This is an optimization exercise on Yosys and OpenROAD, whose aim is small area, not a production implementation. Function was checked by simulation only, so behaviour that the tests miss may differ from the original. Some runs may be left out. An edit can pass the tests and still lose a function that they never use. Power figures rest on the tool's default switching activity, not on a simulated workload.

## flow/config.mk

```make
export PLATFORM = sky130hd
export DESIGN_NAME = seller
export DESIGN_NICKNAME = seller
export VERILOG_FILES = /design/flow/design.v
export SDC_FILE = /design/flow/constraint.sdc
export NUM_CORES = 4
export LEC_CHECK = 0
export CAP_MARGIN = 20
export CORE_MARGIN = 2
export CORE_UTILIZATION = 40
export SLEW_MARGIN = 20
```

## flow/constraint.sdc

```tcl
create_clock -name core_clock -period 7.0 [get_ports {clk}]
set_input_delay 1.4000 -clock core_clock [delete_from_list [all_inputs] [get_ports {clk}]]
set_output_delay 1.4000 -clock core_clock [all_outputs]
set_load 0.01 [all_outputs]
```

## flow/design.v

```verilog
`timescale 1ns / 1ps
module btnclkdiv(
    clk,rst,tick
    );
    input clk;
    input rst;
    output tick;
    parameter interval = 100;
    reg [31:0] cnt;
    reg divclk;
    assign tick = (cnt == interval/2 - 2) & ~divclk;
    always @(posedge clk) begin
      if (rst) begin
        cnt <= 0;
        divclk <= 0;
      end
      else if (cnt + 1 == interval/2 - 1) begin
        divclk <= ~divclk;
        cnt <= 0;
      end
      else begin
        cnt <= cnt + 1;
      end
    end
endmodule
`timescale 1ns / 1ps
module sdpclkdiv(
    clk,rst,tick
    );
    input clk;
    input rst;
    output tick;
    parameter interval = 20;
    reg [31:0] cnt;
    reg divclk;
    assign tick = (cnt == interval/2 - 2) & ~divclk;
    always @(posedge clk) begin
      if (rst) begin
        cnt <= 0;
        divclk <= 0;
      end
      else if (cnt + 1 == interval/2 - 1) begin
        divclk <= ~divclk;
        cnt <= 0;
      end
      else begin
        cnt <= cnt + 1;
      end
    end
endmodule
`timescale 1ns / 1ps
module tickclkdiv(
    clk,rst,tick
    );
    input clk;
    input rst;
    output tick;
    parameter interval = 100;
    reg [31:0] cnt;
    reg divclk;
    assign tick = (cnt == interval/2 - 2) & ~divclk;
    always @(posedge clk) begin
      if (rst) begin
        cnt <= 0;
        divclk <= 0;
      end
      else if (cnt + 1 == interval/2 - 1) begin
        divclk <= ~divclk;
        cnt <= 0;
      end
      else begin
        cnt <= cnt + 1;
      end
    end
endmodule
`timescale 1ns/1ps
module btnstablizer (
    clk, rst, en, btnsig, stabtn
);
    input clk, rst, en, btnsig;
    output reg stabtn;
    reg lastbtn;
    always @(posedge clk) begin
        if (rst) begin
            stabtn <= 0;
            lastbtn <= 0;
        end
        else if (en) begin
            if(btnsig == lastbtn) stabtn <= btnsig;
            lastbtn <= btnsig;
        end
    end
endmodule
`timescale 1ns/1ps
module maccumulator (
    clk, sysrst, lock, rst, onesig, tensig, moneyv
);
    input clk;
    input sysrst;
    input rst;
    input onesig;
    input tensig;
    input lock;
    output reg [7:0] moneyv;
    reg lastonesig, lasttensig;
    always @(posedge clk) begin
        if(sysrst) begin
            moneyv <= 0;
            lastonesig <= 0;
            lasttensig <= 0;
        end
        else begin
            if(rst) moneyv <= 0;
            else if(onesig & ~lastonesig & ~tensig & ~rst & ~lock) moneyv <= moneyv + 2;
            else if(tensig & ~lasttensig & ~onesig & ~rst & ~lock) moneyv <= moneyv + 20;
            lastonesig <= onesig;
            lasttensig <= tensig;
        end
    end
endmodule
`timescale 1ns/1ps
module msubtractor(
    moneyv, subsig, leftv
);
    input [7:0] moneyv;
    input subsig;
    output reg [7:0] leftv;
    always @(moneyv, subsig) begin
        if(subsig) leftv = moneyv - 10;
        else leftv = moneyv - 5;
    end
endmodule 
`timescale 1ns / 1ps
module multiplexer(
    result, srca, srcb, selector
    );
    parameter WIDTH = 8;
    input [WIDTH-1:0] srca,srcb;
    input selector;
    output reg [WIDTH-1:0] result;
    always @(selector or srca or srcb) begin
        if(selector)
            result = srcb;
        else
            result = srca;
    end
endmodule
`timescale 1ns / 1ps
module hellodisp(
    clk, rst, en, sdpsel, sdpdisp
);
    input clk;
    input rst;
    input en;
    output reg [7:0] sdpsel;
    output reg [7:0] sdpdisp;
    reg [2:0] curr_dig;
    reg [2:0] nxt_dig;
    always @(*) begin
        nxt_dig = curr_dig + 1;
        if(nxt_dig > 4) begin
            nxt_dig = 0;
        end
    end
    always @(posedge clk) begin
        if (rst) begin
            curr_dig <= 0;
            sdpsel <= 8'b11111111;
            sdpdisp <= 8'b11111111;
        end
        else if (en) begin
            curr_dig <= nxt_dig;
            sdpsel <= ~(8'b00000001 << nxt_dig);
            case(nxt_dig)
                0: sdpdisp <= 8'b10100011;
                1: sdpdisp <= 8'b11000111;
                2: sdpdisp <= 8'b11000111;
                3: sdpdisp <= 8'b10000110;
                4: sdpdisp <= 8'b10001001;
                default: sdpdisp <= sdpdisp;
            endcase
        end
    end
endmodule
`timescale 1ns / 1ps
module moneydisp(
    clk, rst, en, moneyv, sdpsel, sdpdisp
);
    input clk;
    input rst;
    input en;
    input [7:0] moneyv;  
    output reg [7:0] sdpsel;
    output reg [7:0] sdpdisp;
    reg [2:0] curr_dig;
    wire [2:0] nxt_dig;
    reg [7:0] original;
    reg [7:0] tens;
    reg [7:0] ones;
    assign nxt_dig = curr_dig + 1;
    always @(*) begin
        original[7] = 0;
        original[6:0] = moneyv[7:1];
        tens = original % 100;
        ones = tens % 10;
    end
    always @(posedge clk) begin
        if (rst) begin
            curr_dig <= 0;
            sdpsel <= 8'b11111111;
            sdpdisp <= 8'b11111111;
        end
        else if (en) begin
            curr_dig <= nxt_dig;
            sdpsel <= ~(8'b00000001 << nxt_dig);
            case(nxt_dig)
                3: begin
                    if (moneyv >= 200) begin
                        sdpdisp <= 8'b11111001;  
                    end
                    else begin
                        sdpdisp <= 8'b11000000;  
                    end
                end
                2: begin
                    if(tens >= 90) begin
                        sdpdisp <= 8'b10010000;
                    end
                    else if(tens >= 80) begin
                        sdpdisp <= 8'b10000000;
                    end
                    else if(tens >= 70) begin
                        sdpdisp <= 8'b11111000;
                    end
                    else if(tens >= 60) begin
                        sdpdisp <= 8'b10000010;
                    end
                    else if(tens >= 50) begin
                        sdpdisp <= 8'b10010010;
                    end
                    else if(tens >= 40) begin
                        sdpdisp <= 8'b10011001;
                    end
                    else if(tens >= 30) begin
                        sdpdisp <= 8'b10110000;
                    end
                    else if(tens >= 20) begin
                        sdpdisp <= 8'b10100100;
                    end
                    else if(tens >= 10) begin
                        sdpdisp <= 8'b11111001;
                    end
                    else begin
                        sdpdisp <= 8'b11000000;
                    end
                end
                1: begin
                    if(ones >= 9) begin
                        sdpdisp <= 8'b00010000;
                    end
                    else if(ones >= 8) begin
                        sdpdisp <= 8'b00000000;
                    end
                    else if(ones >= 7) begin
                        sdpdisp <= 8'b01111000;
                    end
                    else if(ones >= 6) begin
                        sdpdisp <= 8'b00000010;
                    end
                    else if(ones >= 5) begin
                        sdpdisp <= 8'b00010010;
                    end
                    else if(ones >= 4) begin
                        sdpdisp <= 8'b00011001;
                    end
                    else if(ones >= 3) begin
                        sdpdisp <= 8'b00110000;
                    end
                    else if(ones >= 2) begin
                        sdpdisp <= 8'b00100100;
                    end
                    else if(ones >= 1) begin
                        sdpdisp <= 8'b01111001;
                    end
                    else begin
                        sdpdisp <= 8'b01000000;
                    end
                end
                0: begin
                    if(moneyv[0]) begin
                        sdpdisp <= 8'b10010010;
                    end
                    else begin
                        sdpdisp <= 8'b11000000;
                    end
                end
                4: sdpdisp <= 8'b10101111;
                5: sdpdisp <= 8'b10101111;
                6: sdpdisp <= 8'b11100011;
                7: sdpdisp <= 8'b10100111;
            endcase
        end
    end
endmodule
`timescale 1ns/1ps
module sellerctrl(
    rst, clk, sysrst, tick, start, cancel, rmb10, rmb1, sel25, sel5, runled, occupyled, drinkled,
    returnled, subsig, hellomux, submux, money, accurst, acculock
);
    input rst;  
    input clk;  
    input sysrst;  
    input tick;  
    input start;  
    input cancel;  
    input sel25;  
    input sel5;  
    input rmb10;
    input rmb1;
    input [7:0] money;  
    output reg runled;  
    output reg occupyled;  
    output reg drinkled;  
    output reg returnled;  
    output reg subsig;  
    output reg hellomux;  
    output reg submux;  
    output reg accurst;
    output reg acculock;
    reg [2:0] currstat, nxstat;
    reg [31:0] cnt;
    reg [31:0] nxcnt;
    always @(currstat, rmb10, rmb1, start, cancel, sel25, sel5, money) begin
        case(currstat)
            0: begin  
                accurst = 1;
                runled = 1;
                occupyled = 0;
                drinkled = 0;
                returnled = 0;
                subsig = 0;
                hellomux = 0;
                submux = 0;
                acculock = 0;
                if(start) nxstat = 1;
                else nxstat = 0;
            end
            1: begin  
                accurst = 0;
                runled = 1;
                occupyled = 1;
                drinkled = 0;
                returnled = 0;
                subsig = 0;
                hellomux = 1;
                submux = 0;
                acculock = 0;
                if(rmb1) nxstat = 2;
                else if(rmb10) nxstat = 4;
                else if(cancel) nxstat = 7;
                else nxstat = 1;
            end
            2: begin  
                accurst = 0;
                runled = 1;
                occupyled = 1;
                drinkled = 0;
                returnled = 0;
                subsig = 0;
                hellomux = 1;
                acculock = 0;
                submux = 0;
                if(money >= 6) nxstat = 3;
                else if(rmb10) nxstat = 3;
                else if(cancel) nxstat = 7;
                else nxstat = 2;
            end
            3: begin  
                accurst = 0;
                runled = 1;
                occupyled = 1;
                drinkled = 0;
                returnled = 0;
                subsig = 0;
                hellomux = 1;
                acculock = 0;
                submux = 0;
                if(sel25) nxstat = 5;
                else if(cancel) nxstat = 7;
                else nxstat = 3;
            end
            4: begin  
                accurst = 0;
                runled = 1;
                occupyled = 1;
                drinkled = 0;
                returnled = 0;
                subsig = 0;
                acculock = 0;
                hellomux = 1;
                submux = 0;
                if(sel25) nxstat = 5;
                else if(sel5) nxstat = 6;
                else if(cancel) nxstat = 7;
                else nxstat = 4;
            end
            5: begin  
                accurst = 0;
                runled = 1;
                occupyled = 1;
                drinkled = 1;
                returnled = 1;
                acculock = 1;
                subsig = 0;
                hellomux = 1;
                submux = 1;
                nxstat = 5;
            end
            6: begin  
                accurst = 0;
                runled = 1;
                occupyled = 1;
                drinkled = 1;
                returnled = 1;
                acculock = 1;
                subsig = 1;
                hellomux = 1;
                submux = 1;
                nxstat = 6;
            end
            7: begin  
                accurst = 0;
                runled = 1;
                occupyled = 1;
                drinkled = 0;
                acculock = 1;
                returnled = 1;
                subsig = 0;
                hellomux = 1;
                submux = 0;
                nxstat = 7;
            end
        endcase
    end
    always @(*) begin
        nxcnt = cnt;
        if(currstat != 7 && nxstat == 7) nxcnt = 0;
        else if(currstat != 5 && nxstat == 5) nxcnt = 0;
        else if(currstat != 6 && nxstat == 6) nxcnt = 0;
        nxcnt = nxcnt + 1;
    end
    always @(posedge clk) begin
        if (sysrst) begin
            currstat <= 0;
            cnt <= 0;
        end
        else if (tick) begin
            if (rst) currstat <= 0;
            else begin
                cnt <= nxcnt;
                if(nxcnt >= 500 && (nxstat == 5 || nxstat == 6 || nxstat == 7)) currstat <= 0;
                else currstat <= nxstat;
            end
        end
    end
endmodule
`timescale 1ns/1ps
module seller(
    clk, rst, led, an, seg, sw, btnC, btnU, btnL, btnR, btnD, btnRst
);
    input clk, rst, sw, btnC, btnU, btnL, btnR, btnD, btnRst;
    output [3:0] led;
    output [7:0] an;
    output [7:0] seg;
    wire [7:0] money;
    wire [7:0] mleft, mdisp;
    wire [7:0] helloan, hellosdp, digitan, digitsdp;
    wire btnclk, sdpclk, tickclk;
    wire rmb10, rmb1, start, sel5, sel25, cancel;
    wire acculock, accurst, subsig, submux, hellomux;
    btnclkdiv bcd(clk, rst, btnclk);
    sdpclkdiv scd(clk, rst, sdpclk);
    tickclkdiv tcd(clk, rst, tickclk);
    btnstablizer a(clk, rst, btnclk, btnU, rmb10);
    btnstablizer b(clk, rst, btnclk, btnC, rmb1);
    btnstablizer c(clk, rst, btnclk, btnD, start);
    btnstablizer d(clk, rst, btnclk, btnL, sel5);
    btnstablizer e(clk, rst, btnclk, btnR, sel25);
    btnstablizer f(clk, rst, btnclk, btnRst, cancel);
    maccumulator ma(clk, rst, acculock, accurst, rmb1, rmb10, money);
    msubtractor ms(money, subsig, mleft);
    multiplexer #(8) mmux(mdisp, money, mleft, submux);
    hellodisp hd(clk, rst, sdpclk, helloan, hellosdp);
    moneydisp md(clk, rst, sdpclk, mdisp, digitan, digitsdp);
    multiplexer #(8) sdpselmux(an, helloan, digitan, hellomux);
    multiplexer #(8) sdpdispmux(seg, hellosdp, digitsdp, hellomux);
    sellerctrl controller(sw, clk, rst, tickclk, start, ~cancel, rmb10, rmb1, sel25, sel5, led[0], led[1], led[2], led[3], subsig, hellomux, submux, money, accurst, acculock);
endmodule
```

## flow/run.sh

```bash
#!/bin/bash
# synth_recipe.tcl (not shown) runs the flow's synth.tcl, then flattens the netlist and writes it again
# the make line also repeats each setting of config.mk as NAME=value (left out here)
make -C /OpenROAD-flow-scripts/flow DESIGN_CONFIG=/design/flow/config.mk WORK_HOME=/design/flow/orfs CLKGATE_MAP_FILE= SYNTH_SCRIPT=/design/flow/synth_recipe.tcl finish
```

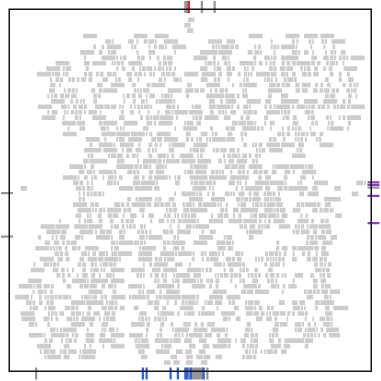
**Above:** run 1 (ports around the boundary).
Drawn at 2 px/um. Pins as bars across the die edge, other pins in grey.
- an: blue (pins 8; direction output; edge south)
- led: purple (pins 4; direction output; edge east)
- btnL: red (pins 1; direction input; edge north)

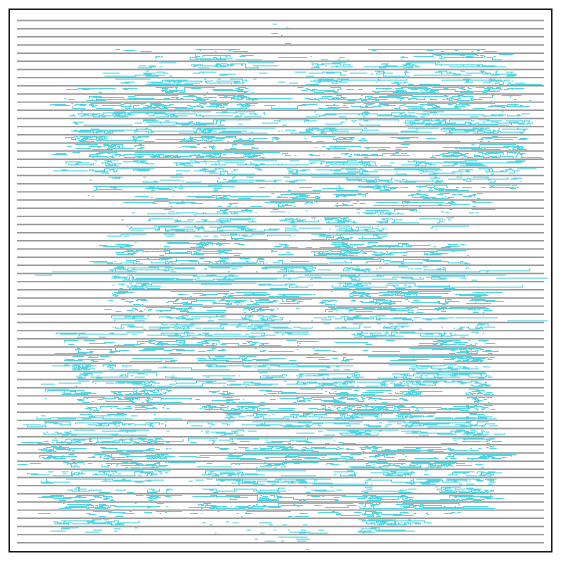
**Above:** run 1 (the metal 1 layer).
Drawn at 3 px/um. Supply wires on this layer in grey.
- share of all routed wire: 49%
- main direction: horizontal
- longest straight run: 48.3 um
- nets with wire on the layer: 1,543

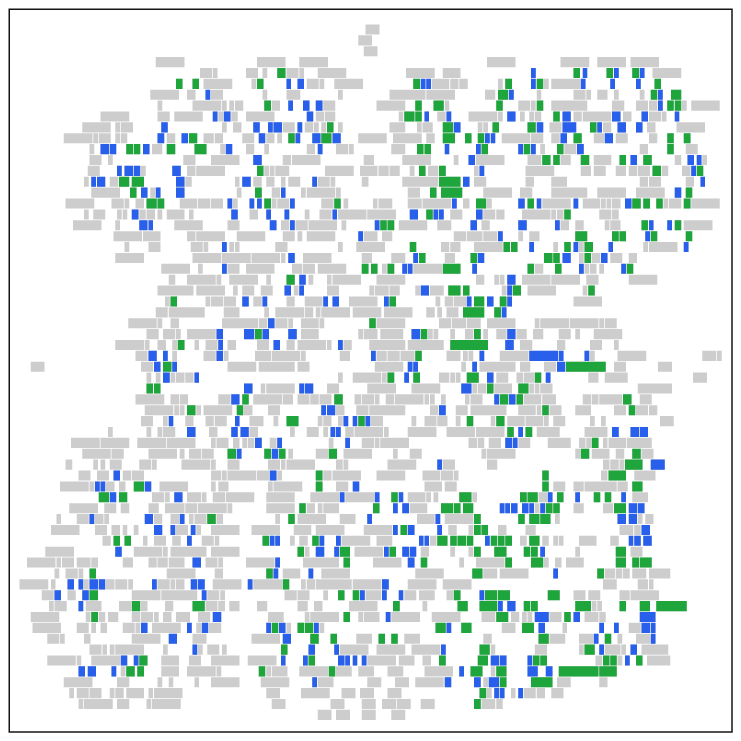
**Above:** run 1 (selected gate families).
Drawn at 4 px/um.
- aoi and oai cells: green (cells 278; most used o21ai_0; where all over the die)
- nand cells: blue (cells 341; most used nand2_1; where all over the die)

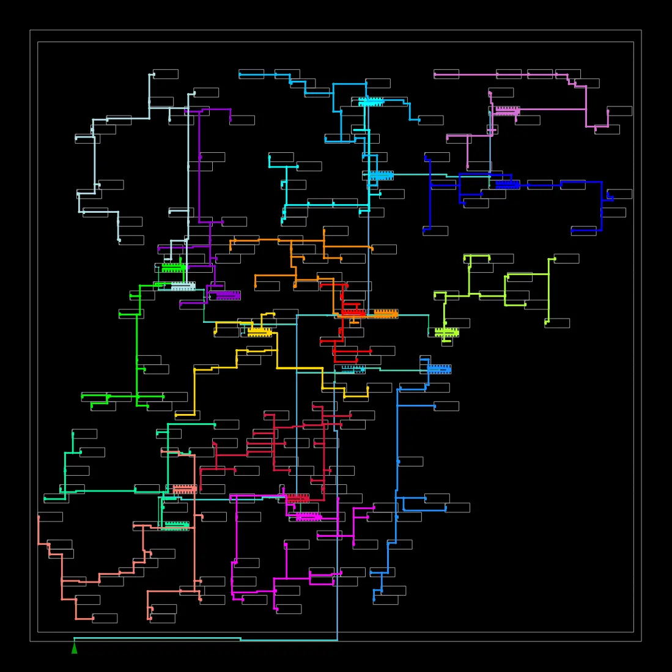
**Above:** run 1 (clock tree branches).
num sequential: 192
number of levels in the clock H-tree: 4

==> metrics list, run 1 <==
- The first global-routing pass estimated 51.0 mm of wire.
- Setup repair after global routing left no endpoint under its margin.
- The share of the Yosys chip area taken by registers is 0.309.
- Drt pass-1 iters: 6
- Adding up every negative setup slack in the final design gives 0 ps.
- Synthesis handed over a netlist of around 1,600 instances.
* Highest clock frequency the design can meet: 0.157 GHz
- I/O Buffers: 27
* DRC viols: 0
- In this run the count of I/O pins placed on the die edge is 29.
- Asr flop ratio synth: 0
* Final critical-path share of the clock period: 0.911
* Pwr Density: ~160 nW/um2
* Arrival time at the worst endpoint: about 6700 ps
- For this design, the sink count on the clock tree is approximately 190.
* Setup Viol. Count Final: 0
- Synthesized area divided by synthesized cell count: between 7 and 8 um2
* Half-perimeter wire length after placement: about 21 mm
- Bufs on Longest Clock Path: 2
* Slowest library cell on the worst path: sky130_fd_sc_hd__or4b_1
- Skew-Pair Late Insertion Delay: between 400 and 500 ps
* Number of max-slew violations in the final report: 0
- Starting Density: 0.406
- Cell area after layout: 13,500 um2
* Path category of the worst min-delay check: flop to flop
- The run finished with no timing, DRC or antenna violations.
* Post-detailed-routing wire length: 30.3 mm
- Worst path bufs/invs: 2
- Lkg Pwr: 0.00494 uW
- The worst setup path is captured at a flop.
- Total core area: 30,600 um2
* Fill cell instance count of the final layout: 3,102
* Required time of the worst setup path: 7330 ps
- Cell type group with the largest total delay on the critical path: compound AO/OA/AOI/OAI gates
* Placement Cell Area: roughly 13,000 um2
- After the first detailed-routing iteration, the DRC count stood at 606.
* DRT antenna net count: 0
- CTS placed an instance of sky130_fd_sc_hd__clkbuf_16 at the clock tree root.
- In this run, synthesis produced a sequential element count of approximately 190.
- The initial antenna violation count was 0.
- Final Core Density: 0.441
- Number of flops mapped to enable cells by yosys: 0
- After clock tree synthesis, the clock-pin slew on the worst setup and hold paths is 80 ps.
- The critical path is of the flop to flop type.
- Weighted congestion reported at the end of routability-driven placement: 0.884
- Setup crit start kind: flop
* Actual transition at the worst max-transition pin: approximately 1000 ps
- Top flip-flop cell by instance count after synthesis: sky130_fd_sc_hd__dfxtp_1
- The Yosys step of the flow raised 10 warnings.
- Headroom to the max-slew limit came out at 0.328.
* TritonCTS clock tree: built
- After detailed routing, the average wire length per cell comes to 15.0 um.
- Post-synth net total: 1,672
- Overall routing resource usage: 0.184
- Area enclosed by the die boundary: approximately 33,000 um2
- Worst Path Max Fanout: 14
- Area growth from synthesis to final layout: 8.45%
* Most used cells in the layout excluding fill and tap cells: sky130_fd_sc_hd__nor2_1, sky130_fd_sc_hd__dfxtp_1, sky130_fd_sc_hd__nand2_1
* Number of instances in the placed design: ~2,000
* Commonest non-fill, non-tap cell in the layout: sky130_fd_sc_hd__nor2_1
* Worst VDD drop: ~0.18 mV
- Total standard cell area after synthesis: 12,400 um2
- The die is 180 um tall.
- The number of clock buffers added by TritonCTS is 17.
## run 1: sequential cells by signal, summed over array words and instances (netlist names), 7 cells and up
signal          count
tcd.cnt            32
md.sdpdisp          8
controller.cnt     32
hd.sdpdisp          7
md.sdpsel           8
scd.cnt            32
bcd.cnt            32
hd.sdpsel           8
ma.moneyv           7
## run 1: what timing repair did
item,4_1_cts,5_1_grt
setup buffers,0,0
setup endpoints to repair,0,5
resized for setup,0,1
## run 1: routing by layer
metal / vias up / routed length, um / GRT usage
li1: 5717 / - / -
met1: 5202 / 14900 / 0.250
met2: 208 / 14000 / 0.304
met3: 33 / 904 / 0.0261
met4: 0 / 453 / 0.0532
met5: - / 0 / 0
## run 1: area by class of cell
type | count | area [um2] | share of cell area
Timing Repair Buffer | 45 | 400 | 0.0297
Sequential cell | 192 | 3840 | 0.285
Tap cell | 396 | 495 | 0.0367
Inverter | 33 | 124 | 0.00919
Clock buffer | 19 | 443 | 0.0328
Multi-Input combinational cell | 1316 | 8050 | 0.597
Clock inverter | 13 | 130 | 0.00965
## run 1: final timing paths
check / to / slack (ps) / start / cells past startpoint
worst min-delay path: hd.sdpdisp[4] / 450 / hd.sdpdisp[4] / 2
worst max-delay path: md.sdpdisp[5] / 620 / ma.moneyv[3] / 23
worst max register to register: md.sdpdisp[5] / 620 / ma.moneyv[3] / 23
worst min register to register: hd.sdpdisp[4] / 450 / hd.sdpdisp[4] / 2
## run 1: cells by family (layout without fill, tap and decap cells)
kind of cell | count (synthesis) | count (layout) | synth area share
AO/OA/AOI/OAI | 319 | 319 | 0.172
XOR/XNOR | 147 | 147 | 0.108
adder cells (fa/ha/maj) | 27 | 27 | 0.0272
buffers and inverters | 128 | 110 | 0.0451
flip-flops | 192 | 192 | 0.309
multiplexers | 37 | 37 | 0.0330
other | 1 | 1 | 0.000302
AND/OR/NAND/NOR | 785 | 785 | 0.306
## run 1: worst min-delay path: stages (launching register included)
cell and delay, ps:
sky130_fd_sc_hd__dfxtp_1 320, sky130_fd_sc_hd__nand2_1 50, sky130_fd_sc_hd__nand2_1 40
## run 1: stage by stage
stage	worst slack, ps	hold WS, ps
final	622	449
after floorplan	889	418
after CTS	459	450
after global routing	107	476
after global placement	605	429
after detailed placement	507	437
## run 1: synthesized netlist by cell type, types with 8 or more instances
| master | instances | area share |
|---|---|---|
| sky130_fd_sc_hd__a21o_1 | 8 | 0.0048 |
| sky130_fd_sc_hd__ha_1 | 27 | 0.027 |
| sky130_fd_sc_hd__nor3_1 | 43 | 0.017 |
| sky130_fd_sc_hd__o22ai_1 | 11 | 0.0055 |
| sky130_fd_sc_hd__nor2_1 | 245 | 0.074 |
| sky130_fd_sc_hd__or3_1 | 14 | 0.0070 |
| sky130_fd_sc_hd__or4_1 | 10 | 0.0060 |
| sky130_fd_sc_hd__o21ai_0 | 83 | 0.033 |
| sky130_fd_sc_hd__a21oi_1 | 82 | 0.033 |
| sky130_fd_sc_hd__inv_1 | 32 | 0.0097 |
| sky130_fd_sc_hd__a31oi_1 | 22 | 0.011 |
| sky130_fd_sc_hd__o21a_1 | 8 | 0.0048 |
| sky130_fd_sc_hd__nor4_1 | 25 | 0.013 |
| sky130_fd_sc_hd__nand2_1 | 186 | 0.056 |
| sky130_fd_sc_hd__nand4_1 | 41 | 0.021 |
| sky130_fd_sc_hd__o21ai_1 | 13 | 0.0052 |
| sky130_fd_sc_hd__xor2_1 | 74 | 0.052 |
| sky130_fd_sc_hd__o211ai_1 | 10 | 0.0060 |
| sky130_fd_sc_hd__nand2b_1 | 10 | 0.0050 |
| sky130_fd_sc_hd__a211oi_1 | 10 | 0.0060 |
| sky130_fd_sc_hd__dfxtp_1 | 192 | 0.31 |
| sky130_fd_sc_hd__and2_1 | 16 | 0.0081 |
| sky130_fd_sc_hd__nand3_1 | 92 | 0.037 |
| sky130_fd_sc_hd__and3_1 | 47 | 0.024 |
| sky130_fd_sc_hd__mux2_2 | 18 | 0.016 |
| sky130_fd_sc_hd__clkbuf_1 | 73 | 0.022 |
| sky130_fd_sc_hd__mux2i_1 | 17 | 0.014 |
| sky130_fd_sc_hd__xnor2_1 | 67 | 0.047 |
## run 1: power breakdown
| group | switching, uW | internal (uW) | total (uW) |
|---|---|---|---|
| clock network | 495 | 487 | 981 |
| logic | 34.1 | 16.6 | 50.7 |
| registers | 6.67 | 1100 | 1100 |
**Run 1: metal 2**

Drawn at 4 px/um.
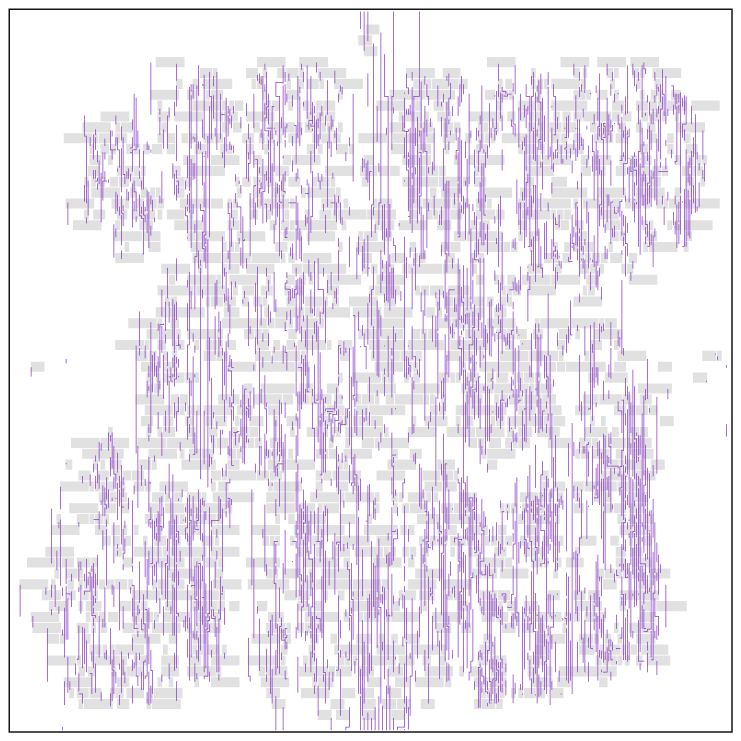

## Run 2: files that changed since run 1, shown whole
==> flow/design.v <==
`timescale 1ns/1ps
module seller(
    clk, rst, led, an, seg, sw, btnC, btnU, btnL, btnR, btnD, btnRst
);
    input clk, rst, sw, btnC, btnU, btnL, btnR, btnD, btnRst;
    output [3:0] led;
    output [7:0] an;
    output [7:0] seg;
    reg       par;
    reg [5:0] c49;    
    reg [3:0] c9;     
    wire c49end = c49[5] & c49[4];       
    wire c9end  = c9[3];                 
    wire tick = ~par & c49end;
    wire sdp  = ~par & c9end;
    always @(posedge clk) begin
        par    <= ~(rst | par);
        c49[0] <= ~(rst | c49end | c49[0]);
        c49[1] <= ~rst & (c49[1] ^ c49[0]);
        c49[2] <= ~rst & (c49[2] ^ (&c49[1:0]));
        c49[3] <= ~rst & (c49[3] ^ (&c49[2:0]));
        c49[4] <= ~(rst | c49end) & (c49[4] ^ (&c49[3:0]));
        c49[5] <= ~(rst | c49end) & (c49[5] ^ (&c49[4:0]));
        c9[0]  <= ~(rst | c9end | c9[0]);
        c9[1]  <= ~rst & (c9[1] ^ c9[0]);
        c9[2]  <= ~rst & (c9[2] ^ (&c9[1:0]));
        c9[3]  <= ~rst & (&c9[2:0]);
    end
    wire [5:0] b = {btnRst, btnR, btnL, btnD, btnC, btnU};
    reg  [5:0] last, stab;
    wire [5:0] stabn = (b & last) | (stab & (b | last));
    always @(posedge clk) begin
        if (rst) begin
            last <= 6'd0;
            stab <= 6'd0;
        end else if (tick) begin
            last <= b;
            stab <= stabn;
        end
    end
    wire rmb10 = stab[0], rmb1 = stab[1], start = stab[2];
    wire sel5 = stab[3], sel25 = stab[4], cancel = ~stab[5];
    localparam S_INIT = 3'd0, S_BEGIN = 3'd1, S_CAN25 = 3'd2, S_CAN25_2 = 3'd3,
               S_CAN5 = 3'd4, S_BUY25 = 3'd5, S_BUY5 = 3'd6, S_CANCEL = 3'd7;
    reg [2:0] st;
    wire s0   = (st == S_INIT);
    wire buy25 = (st == S_BUY25);
    wire buy5  = (st == S_BUY5);
    wire fin  = buy25 | buy5 | (st == S_CANCEL);
    reg [3:0] ma, mb;
    reg lone, lten;
    wire m3 = (|ma) | mb[3] | mb[2] | (mb[1] & mb[0]);    
    reg [8:0] pc;
    wire pcdone = pc[8] & pc[7] & pc[6] & pc[5] & pc[4] & pc[1];    
    reg [2:0] nx;
    always @(*) begin
        case (st)
            S_INIT:    nx = start ? S_BEGIN : S_INIT;
            S_BEGIN:   nx = rmb1 ? S_CAN25 : rmb10 ? S_CAN5 : cancel ? S_CANCEL : S_BEGIN;
            S_CAN25:   nx = (m3 | rmb10) ? S_CAN25_2 : cancel ? S_CANCEL : S_CAN25;
            S_CAN25_2: nx = sel25 ? S_BUY25 : cancel ? S_CANCEL : S_CAN25_2;
            S_CAN5:    nx = sel25 ? S_BUY25 : sel5 ? S_BUY5 : cancel ? S_CANCEL : S_CAN5;
            default:   nx = pcdone ? S_INIT : st;
        endcase
    end
    always @(posedge clk) begin
        if (rst) st <= S_INIT;
        else if (tick) st <= sw ? S_INIT : nx;
    end
    wire [8:0] pcc = {&pc[7:0], &pc[6:0], &pc[5:0], &pc[4:0], &pc[3:0], &pc[2:0], &pc[1:0], pc[0], 1'b1};
    always @(posedge clk) begin
        if (tick) pc <= {9{fin}} & (pc ^ pcc);
    end
    wire inc1  = ~fin & rmb1 & ~lone & ~rmb10;
    wire inc10 = ~fin & rmb10 & ~lten & ~rmb1;
    wire b9 = mb[3] & mb[0];
    wire [3:0] mb1 = b9 ? 4'd0 : {mb[3] ^ (&mb[2:0]), mb[2] ^ (&mb[1:0]), mb[1] ^ mb[0], ~mb[0]};
    wire [3:0] ma1 = {ma[3] ^ (&ma[2:0]), ma[2] ^ (&ma[1:0]), ma[1] ^ ma[0], ~ma[0]};
    wire wrap1  = ma[3] & ma[2] & mb[2] & mb[1] & mb[0];           
    wire wrap10 = (ma[3] & ma[2]) | (ma[3] & ma[1] & ma[0] & mb[3]);  
    reg  [3:0] mb2;
    always @(*) begin
        case (mb)
            4'd8: mb2 = 4'd0;
            4'd9: mb2 = 4'd1;
            default: mb2 = {mb[3] ^ (mb[2] & mb[1]), mb[2] ^ mb[1], ~mb[1], mb[0]};
        endcase
    end
    always @(posedge clk) begin
        lone <= rmb1;
        lten <= rmb10;
        if (s0 | (inc1 & wrap1)) begin
            ma <= 4'd0;
            mb <= 4'd0;
        end else if (inc1) begin
            mb <= mb1;
            if (b9) ma <= ma1;
        end else if (inc10) begin
            if (wrap10) begin
                ma <= 4'd0;
                mb <= mb2;
            end else begin
                ma <= ma1;
            end
        end
    end
    reg [2:0] hd;    
    reg [2:0] md;    
    reg [3:0] val;   
    wire [2:0] hdn = {hd[1] & hd[0] & ~hd[2], (hd[1] ^ hd[0]) & ~hd[2], ~(hd[0] ^ hd[2])};
    wire [2:0] mdn = {md[2] ^ (md[1] & md[0]), md[1] ^ md[0], ~md[0]};
    wire [3:0] k = buy25 ? 4'd3 : buy5 ? 4'd5 : 4'd0;
    wire [4:0] bd = {1'b0, mb} - {1'b0, k};
    wire brw = bd[4];
    wire az = ~|ma;
    wire [3:0] vb = brw ? (az ? bd[3:0] + 4'd8 : bd[3:0] + 4'd10) : bd[3:0];
    wire [3:0] va = brw ? (az ? 4'd12 : ma - 4'd1) : ma;
    wire hund = va[3] & (va[2] | va[1]);
    wire [3:0] tens = hund ? {2'b00, va[2], va[0] & ~va[2]} : va;
    reg  [3:0] nval;
    always @(*) begin
        case (mdn[1:0])
            2'd0: nval = buy25 ? 4'd5 : 4'd0;
            2'd1: nval = vb;
            2'd2: nval = tens;
            default: nval = {3'd0, hund};
        endcase
    end
    always @(posedge clk) begin
        if (rst) begin
            hd <= 3'd5;
            md <= 3'd0;
        end else if (sdp) begin
            hd <= hdn;
            md <= mdn;
        end
        if (sdp) val <= nval;
    end
    wire [6:0] dec;
    assign dec[0] = (~val[0] & ~val[1] & val[2]) | (val[0] & ~val[1] & ~val[2] & ~val[3]);
    assign dec[1] = (~val[0] & val[1] & val[2]) | (val[0] & ~val[1] & val[2]);
    assign dec[2] = ~val[0] & val[1] & ~val[2];
    assign dec[3] = (~val[0] & ~val[1] & val[2]) | (val[0] & val[1] & val[2]) | (val[0] & ~val[1] & ~val[2] & ~val[3]);
    assign dec[4] = val[0] | (~val[1] & val[2]);
    assign dec[5] = (val[1] & ~val[2]) | (val[0] & val[1]) | (val[0] & ~val[2] & ~val[3]);
    assign dec[6] = (~val[1] & ~val[2] & ~val[3]) | (val[0] & val[1] & val[2]);
    wire [7:0] fixseg = {1'b1, ~md[0] & md[1], 1'b1, 1'b0, ~md[1], ~md[1] | md[0], 2'b11};
    wire [7:0] mseg = md[2] ? fixseg : {~(~md[1] & md[0]), dec};
    wire [7:0] hseg;
    assign hseg[0] = ~hd[1] | ~hd[0];
    assign hseg[1] = ~hd[2] | hd[0];
    assign hseg[2] = hd[0] | hd[1];
    assign hseg[3] = hd[2];
    assign hseg[4] = hd[0] & hd[2];
    assign hseg[5] = (hd[0] & hd[2]) | (~hd[0] & ~hd[1] & ~hd[2]);
    assign hseg[6] = hd[0] ^ hd[1];
    assign hseg[7] = 1'b1;
    wire [2:0] dsel = s0 ? hd : md;
    assign an[0] = ~(dsel == 3'd0);
    assign an[1] = ~(dsel == 3'd1);
    assign an[2] = ~(dsel == 3'd2);
    assign an[3] = ~(dsel == 3'd3);
    assign an[4] = ~(dsel == 3'd4);
    assign an[5] = ~(~s0 & (md == 3'd5));
    assign an[6] = ~(dsel == 3'd6);
    assign an[7] = ~(dsel == 3'd7);
    assign seg = s0 ? hseg : mseg;
    assign led = {fin, buy25 | buy5, ~s0, 1'b1};
endmodule
==> flow/config.mk <==
export PLATFORM = sky130hd
export DESIGN_NAME = seller
export DESIGN_NICKNAME = seller
export VERILOG_FILES = /design/flow/design.v
export SDC_FILE = /design/flow/constraint.sdc
export NUM_CORES = 4
export LEC_CHECK = 0
export ABC_AREA = 1
export CAP_MARGIN = 20
export CORE_MARGIN = 2
export CORE_UTILIZATION = 40
export SLEW_MARGIN = 20
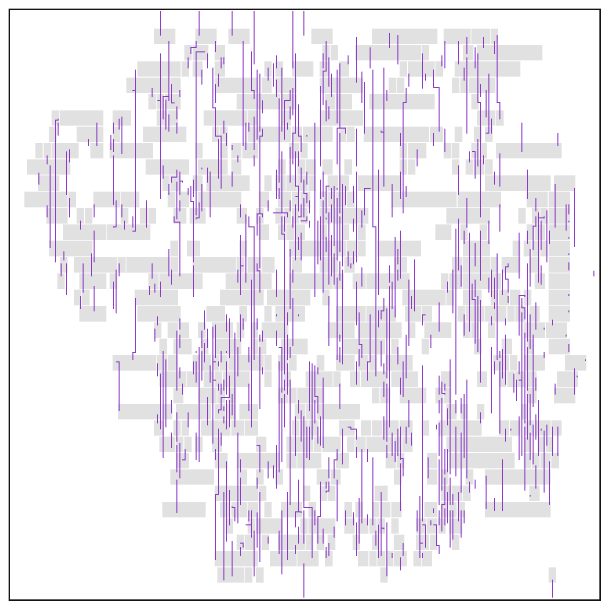
**Above:** run 2 (metal 2).
Drawn at 6 px/um.
- longest straight run: 28.9 um
- nets with wire on the layer: 401

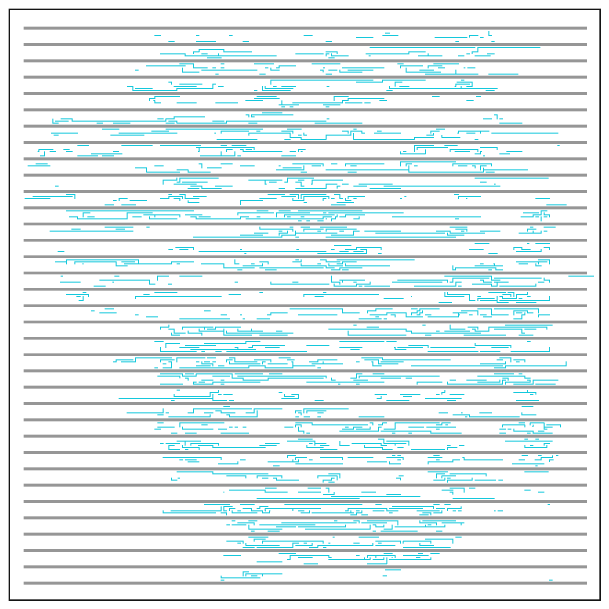
**Above:** run 2 (the metal 1 layer).
Drawn at 6 px/um. Supply wires on this layer in grey.
- wire length on this layer: 3,460 um
- nets with wire on the layer: 491
- longest straight run: 21.6 um

==> run 2 against run 1 <==
Compared with the run above: via count down 73%; power down 75%; hold slack worse by 18 ps; global-route usage down 3.0 points; clock power down 82%; sequential power down about 70%; first-iteration DRC count down 79%; cell area down 71%; still clean on timing, DRC and antenna; critical path type is now flop to output port.
==> metrics list, run 2 <==
- Gates resized during post-CTS repair numbered 0.
- Across the whole layout, storage elements account for 1230 um2.
- In the layout the commonest cells are sky130_fd_sc_hd__nand2_1, sky130_fd_sc_hd__nor2_1, sky130_fd_sc_hd__inv_1.
- Sequential area share after synthesis: 0.347
- The first detailed-routing pass took 4 iterations.
* Setup tns final: 0 ps
* Worst clock skew on the final layout: about 13 ps
* Half-perimeter wire length after placement: roughly 5.4 mm
- Worst Path Class, Setup: flop to output port
* Number of max-slew violations in the final report: 0
- Dividing the detail-routed wire length by the instance count gives 11.5 um.
- Clock root buffer: sky130_fd_sc_hd__clkbuf_8
- STA puts the critical path data required time at roughly 5600 ps.
- Proportion of power drawn by flip-flops and latches: 0.626
* Clock network fraction of total power: 0.344
* TritonCTS clock tree: built
* Worst VDD drop: 0.0849 mV
- Slowest library cell on the worst path: sky130_fd_sc_hd__dfxtp_1
- Number of rows in the core area: 34
- Buffers inserted during clock tree synthesis total 5.
* Setup crit start kind: flop
- Setup repair after global routing missed its margin: false
- The count of nets left with antenna violations once routing finished came out at 0.
- For this configuration, the core starts out at a cell density of 0.409.
- The register with the most flip-flops in the layout has 9 of them.
* Number of distinct standard cells referenced by the synthesized netlist: 46
- The analysis attributes to cell leakage a power of 0.00176 uW.
- Of the total power, the share spent switching nets is 0.226.
* Detail-routed via count per cell: ~4.9
- Via count: ~3,000
- Fill cell instance count of the final layout: 893
* Net total in the final layout: 536
* Antenna violations before repair: 0
- The count of buffers added on input and output ports is 27.
- Top flip-flop cell by instance count after synthesis: sky130_fd_sc_hd__dfxtp_1
- Counting flops with an async set or reset pin after synthesis yields a share of 0.
* Chip Height: 98.2 um
* Total core area: slightly below 9000 um2
- Run status: finished clean
- The final hold violation count was 0.
- The startpoint identified for the worst hold timing path is c9[0].
* Number of DRC markers after the initial detailed-route iteration: 130
* Overall routing resource usage: 0.154
* Flip-flop and latch count after synthesis: 55
- STA classifies the critical path endpoint as an output port.
- Measured against its own limit, the worst slew margin works out to 0.382.
- In this design, the stage delay of the slowest critical-path cell is 640 ps.
* Post-synth net total: approximately 520
- Post-CTS repair timing setup buffer count: 0
- CTS saw 55 sinks.
* Number of flops mapped to enable cells by yosys: 13
- Post-detailed-routing wire length: 6.96 mm
- The share of synthesized area in the top cell type comes to 0.237.
- Area growth from synthesis to final layout: 11.7%
- The clock reaches the later pin of the worst-skew pair after 320 ps.
- Among the stages of the critical path, the cell type that occurs most often is sky130_fd_sc_hd__inv_2.
- Cell-internal power: 406 uW
- Clock edge transition at the registers on the reported setup and hold paths: 90 ps
* Area enclosed by the die boundary: roughly 9700 um2
- Number of hold-repair buffers added at the cts stage: 0
- The clock tree synthesis step divided the H-tree into 2 levels.
- In this run the deepest clock path goes through 2 buffers.
- Number of cells produced by synthesis: 475
- Along the worst path, the maximum fanout reaches 12.
- sky130_fd_sc_hd__nand2_1 is the most common cell in the netlist.
- Summing all multi-input logic gate instances after layout gives between 1500 and 2000 um2.
- First-pass GRT wire length: approximately 12 mm
- Leading cell types by total area after synthesis: sky130_fd_sc_hd__dfxtp_1, sky130_fd_sc_hd__edfxtp_1, sky130_fd_sc_hd__ha_1
* Yosys warnings: 1
- For the worst setup path, the data arrival time is 2580 ps.
- Path category of the worst min-delay check: flop to flop
* Fraction of layout cells with a size suffix above 1: 0.0926
* Reg-to-reg critical path startpoint: st[0]
- For the pin with the worst max-slew slack, the measured transition is 927 ps.
- Pin count of the biggest net entering global routing: 24
* IO Count: 29
- Net Switching: 119 uW
- Setup violations remaining at the end of the flow were counted as 0.
- Cell taking the most area after synthesis: sky130_fd_sc_hd__dfxtp_1
- Across the run, the number of max-cap violations was 0.
* Synthesized area divided by synthesized cell count: 7.48 um2
- Highest clock frequency the design can meet: 0.252 GHz
- Final critical-path share of the clock period: 0.568
- Total standard cell area after synthesis: about 3600 um2
- Leaving out fill and tap cells, the most frequent cell in the layout is sky130_fd_sc_hd__nand2_1.
- Weighted congestion reported at the end of routability-driven placement: 0.885
- For this run, design rule violations remaining after detail routing come to 0.
- More flip-flops sit in one register than any other, and that register is pc.
* Power share of the combinational group: 0.030
- Power spread over the standard cell area amounts to approximately 130 nW/um2.
- The most critical setup path has its startpoint at st[0].
- Synth top cells by count: sky130_fd_sc_hd__nand2_1, sky130_fd_sc_hd__nor2_1, sky130_fd_sc_hd__inv_1
run 2: area by class of cell:
type                       count  area share
clock inverter                 3     0.00567
timing repair buffer          27      0.0681
sequential                    55       0.310
multi-input combinational    343       0.502
clock buffer                   5      0.0173
tap                          108      0.0340
inverter                      64      0.0624
run 2: layer usage:
| layer | wire length [um] | part of all wire | up-vias | global-route usage |
|---|---|---|---|---|
| li1 | - | - | 1593 | - |
| met1 | 3460 | 0.50 | 1340 | 0.206 |
| met2 | 3190 | 0.46 | 37 | 0.251 |
| met3 | 201 | 0.029 | 8 | 0.0293 |
| met4 | 112 | 0.016 | 0 | 0.0495 |
| met5 | 0 | 0 | - | 0 |
run 2: kinds of logic (layout without fill, tap and decap cells):
| family | count (synthesis) | in the layout | synth area share |
|---|---|---|---|
| buf+inv | 77 | 99 | 0.0923 |
| flops | 55 | 55 | 0.347 |
| xor+xnor | 7 | 7 | 0.0173 |
| compound gates | 89 | 89 | 0.148 |
| fa+ha+maj | 31 | 31 | 0.111 |
| simple gates | 215 | 215 | 0.284 |
| other cells | 1 | 1 | 0.00106 |
run 2: worst paths after layout:
kind,depth (start not counted),end,slack (ps)
worst max-delay path,9,an[4],3020
worst min-delay path,1,c9[0],430
worst max register to register,11,val[2],4240
worst min register to register,1,c9[0],430
run 2: through the flow:
stage	setup slack (ps)	cell area (um2)	utilization	cells	hold WS, ps
2_1_floorplan	4270	3550	-	475	398
3_3_place_gp	3460	3880	0.447	597	411
3_5_place_dp	3380	3880	0.447	597	418
4_1_cts	3030	3970	0.457	605	436
5_1_grt	2830	3970	0.457	605	443
6_report	3020	3970	0.457	605	432
run 2: power groups by stage:
stage	clock, uW	sequential [uW]	combinational (uW)
floorplan	0	335	8.44
global placement	0	335	15.6
detailed placement	0	336	16.0
CTS	187	328	16.0
global route	200	329	18.1
finish	180	328	15.7
run 2: critical path, delay by kind of cell, from the launching register on:
kind / cells / cell delay, ps
AND/OR/NAND/NOR: 4 / 650
buffers and inverters: 4 / 870
AO/OA/AOI/OAI: 1 / 110
flip-flops: 1 / 640

-- afterwards: timing with drivers on the ports --
The flow's constraints put no driver on any port. The routed layouts listed below were extracted and timed again, unchanged, in two steps. Step 1 assumes that a clkbuf_16 drives the clock port and a buf_2 every other input. Step 2 adds t to the input delays and takes it off the output delays; t is the mean of the earliest and latest rising clock arrival at the registers after step 1. Input paths then give back, and output paths get back, about the clock's delay inside the block. Slacks: no drivers / after step 1 / after step 2; pairs: no drivers / after step 1.
| run | shift t [ns] | setup slack, ns | hold WS [ns] | worst register clock-pin slew, ns | pins driven straight from the clock port |
|---|---|---|---|---|---|
| run 1 | 0.489 | 0.622 / 0.622 / 0.622 | 0.449 / 0.449 / 0.449 | 0.08 / 0.08 | 1 |
| run 2 | 0.343 | 3.024 / 2.991 / 3.334 | 0.432 / 0.432 / 0.432 | 0.11 / 0.11 | 1 |
After both steps every run listed still meets setup and hold.
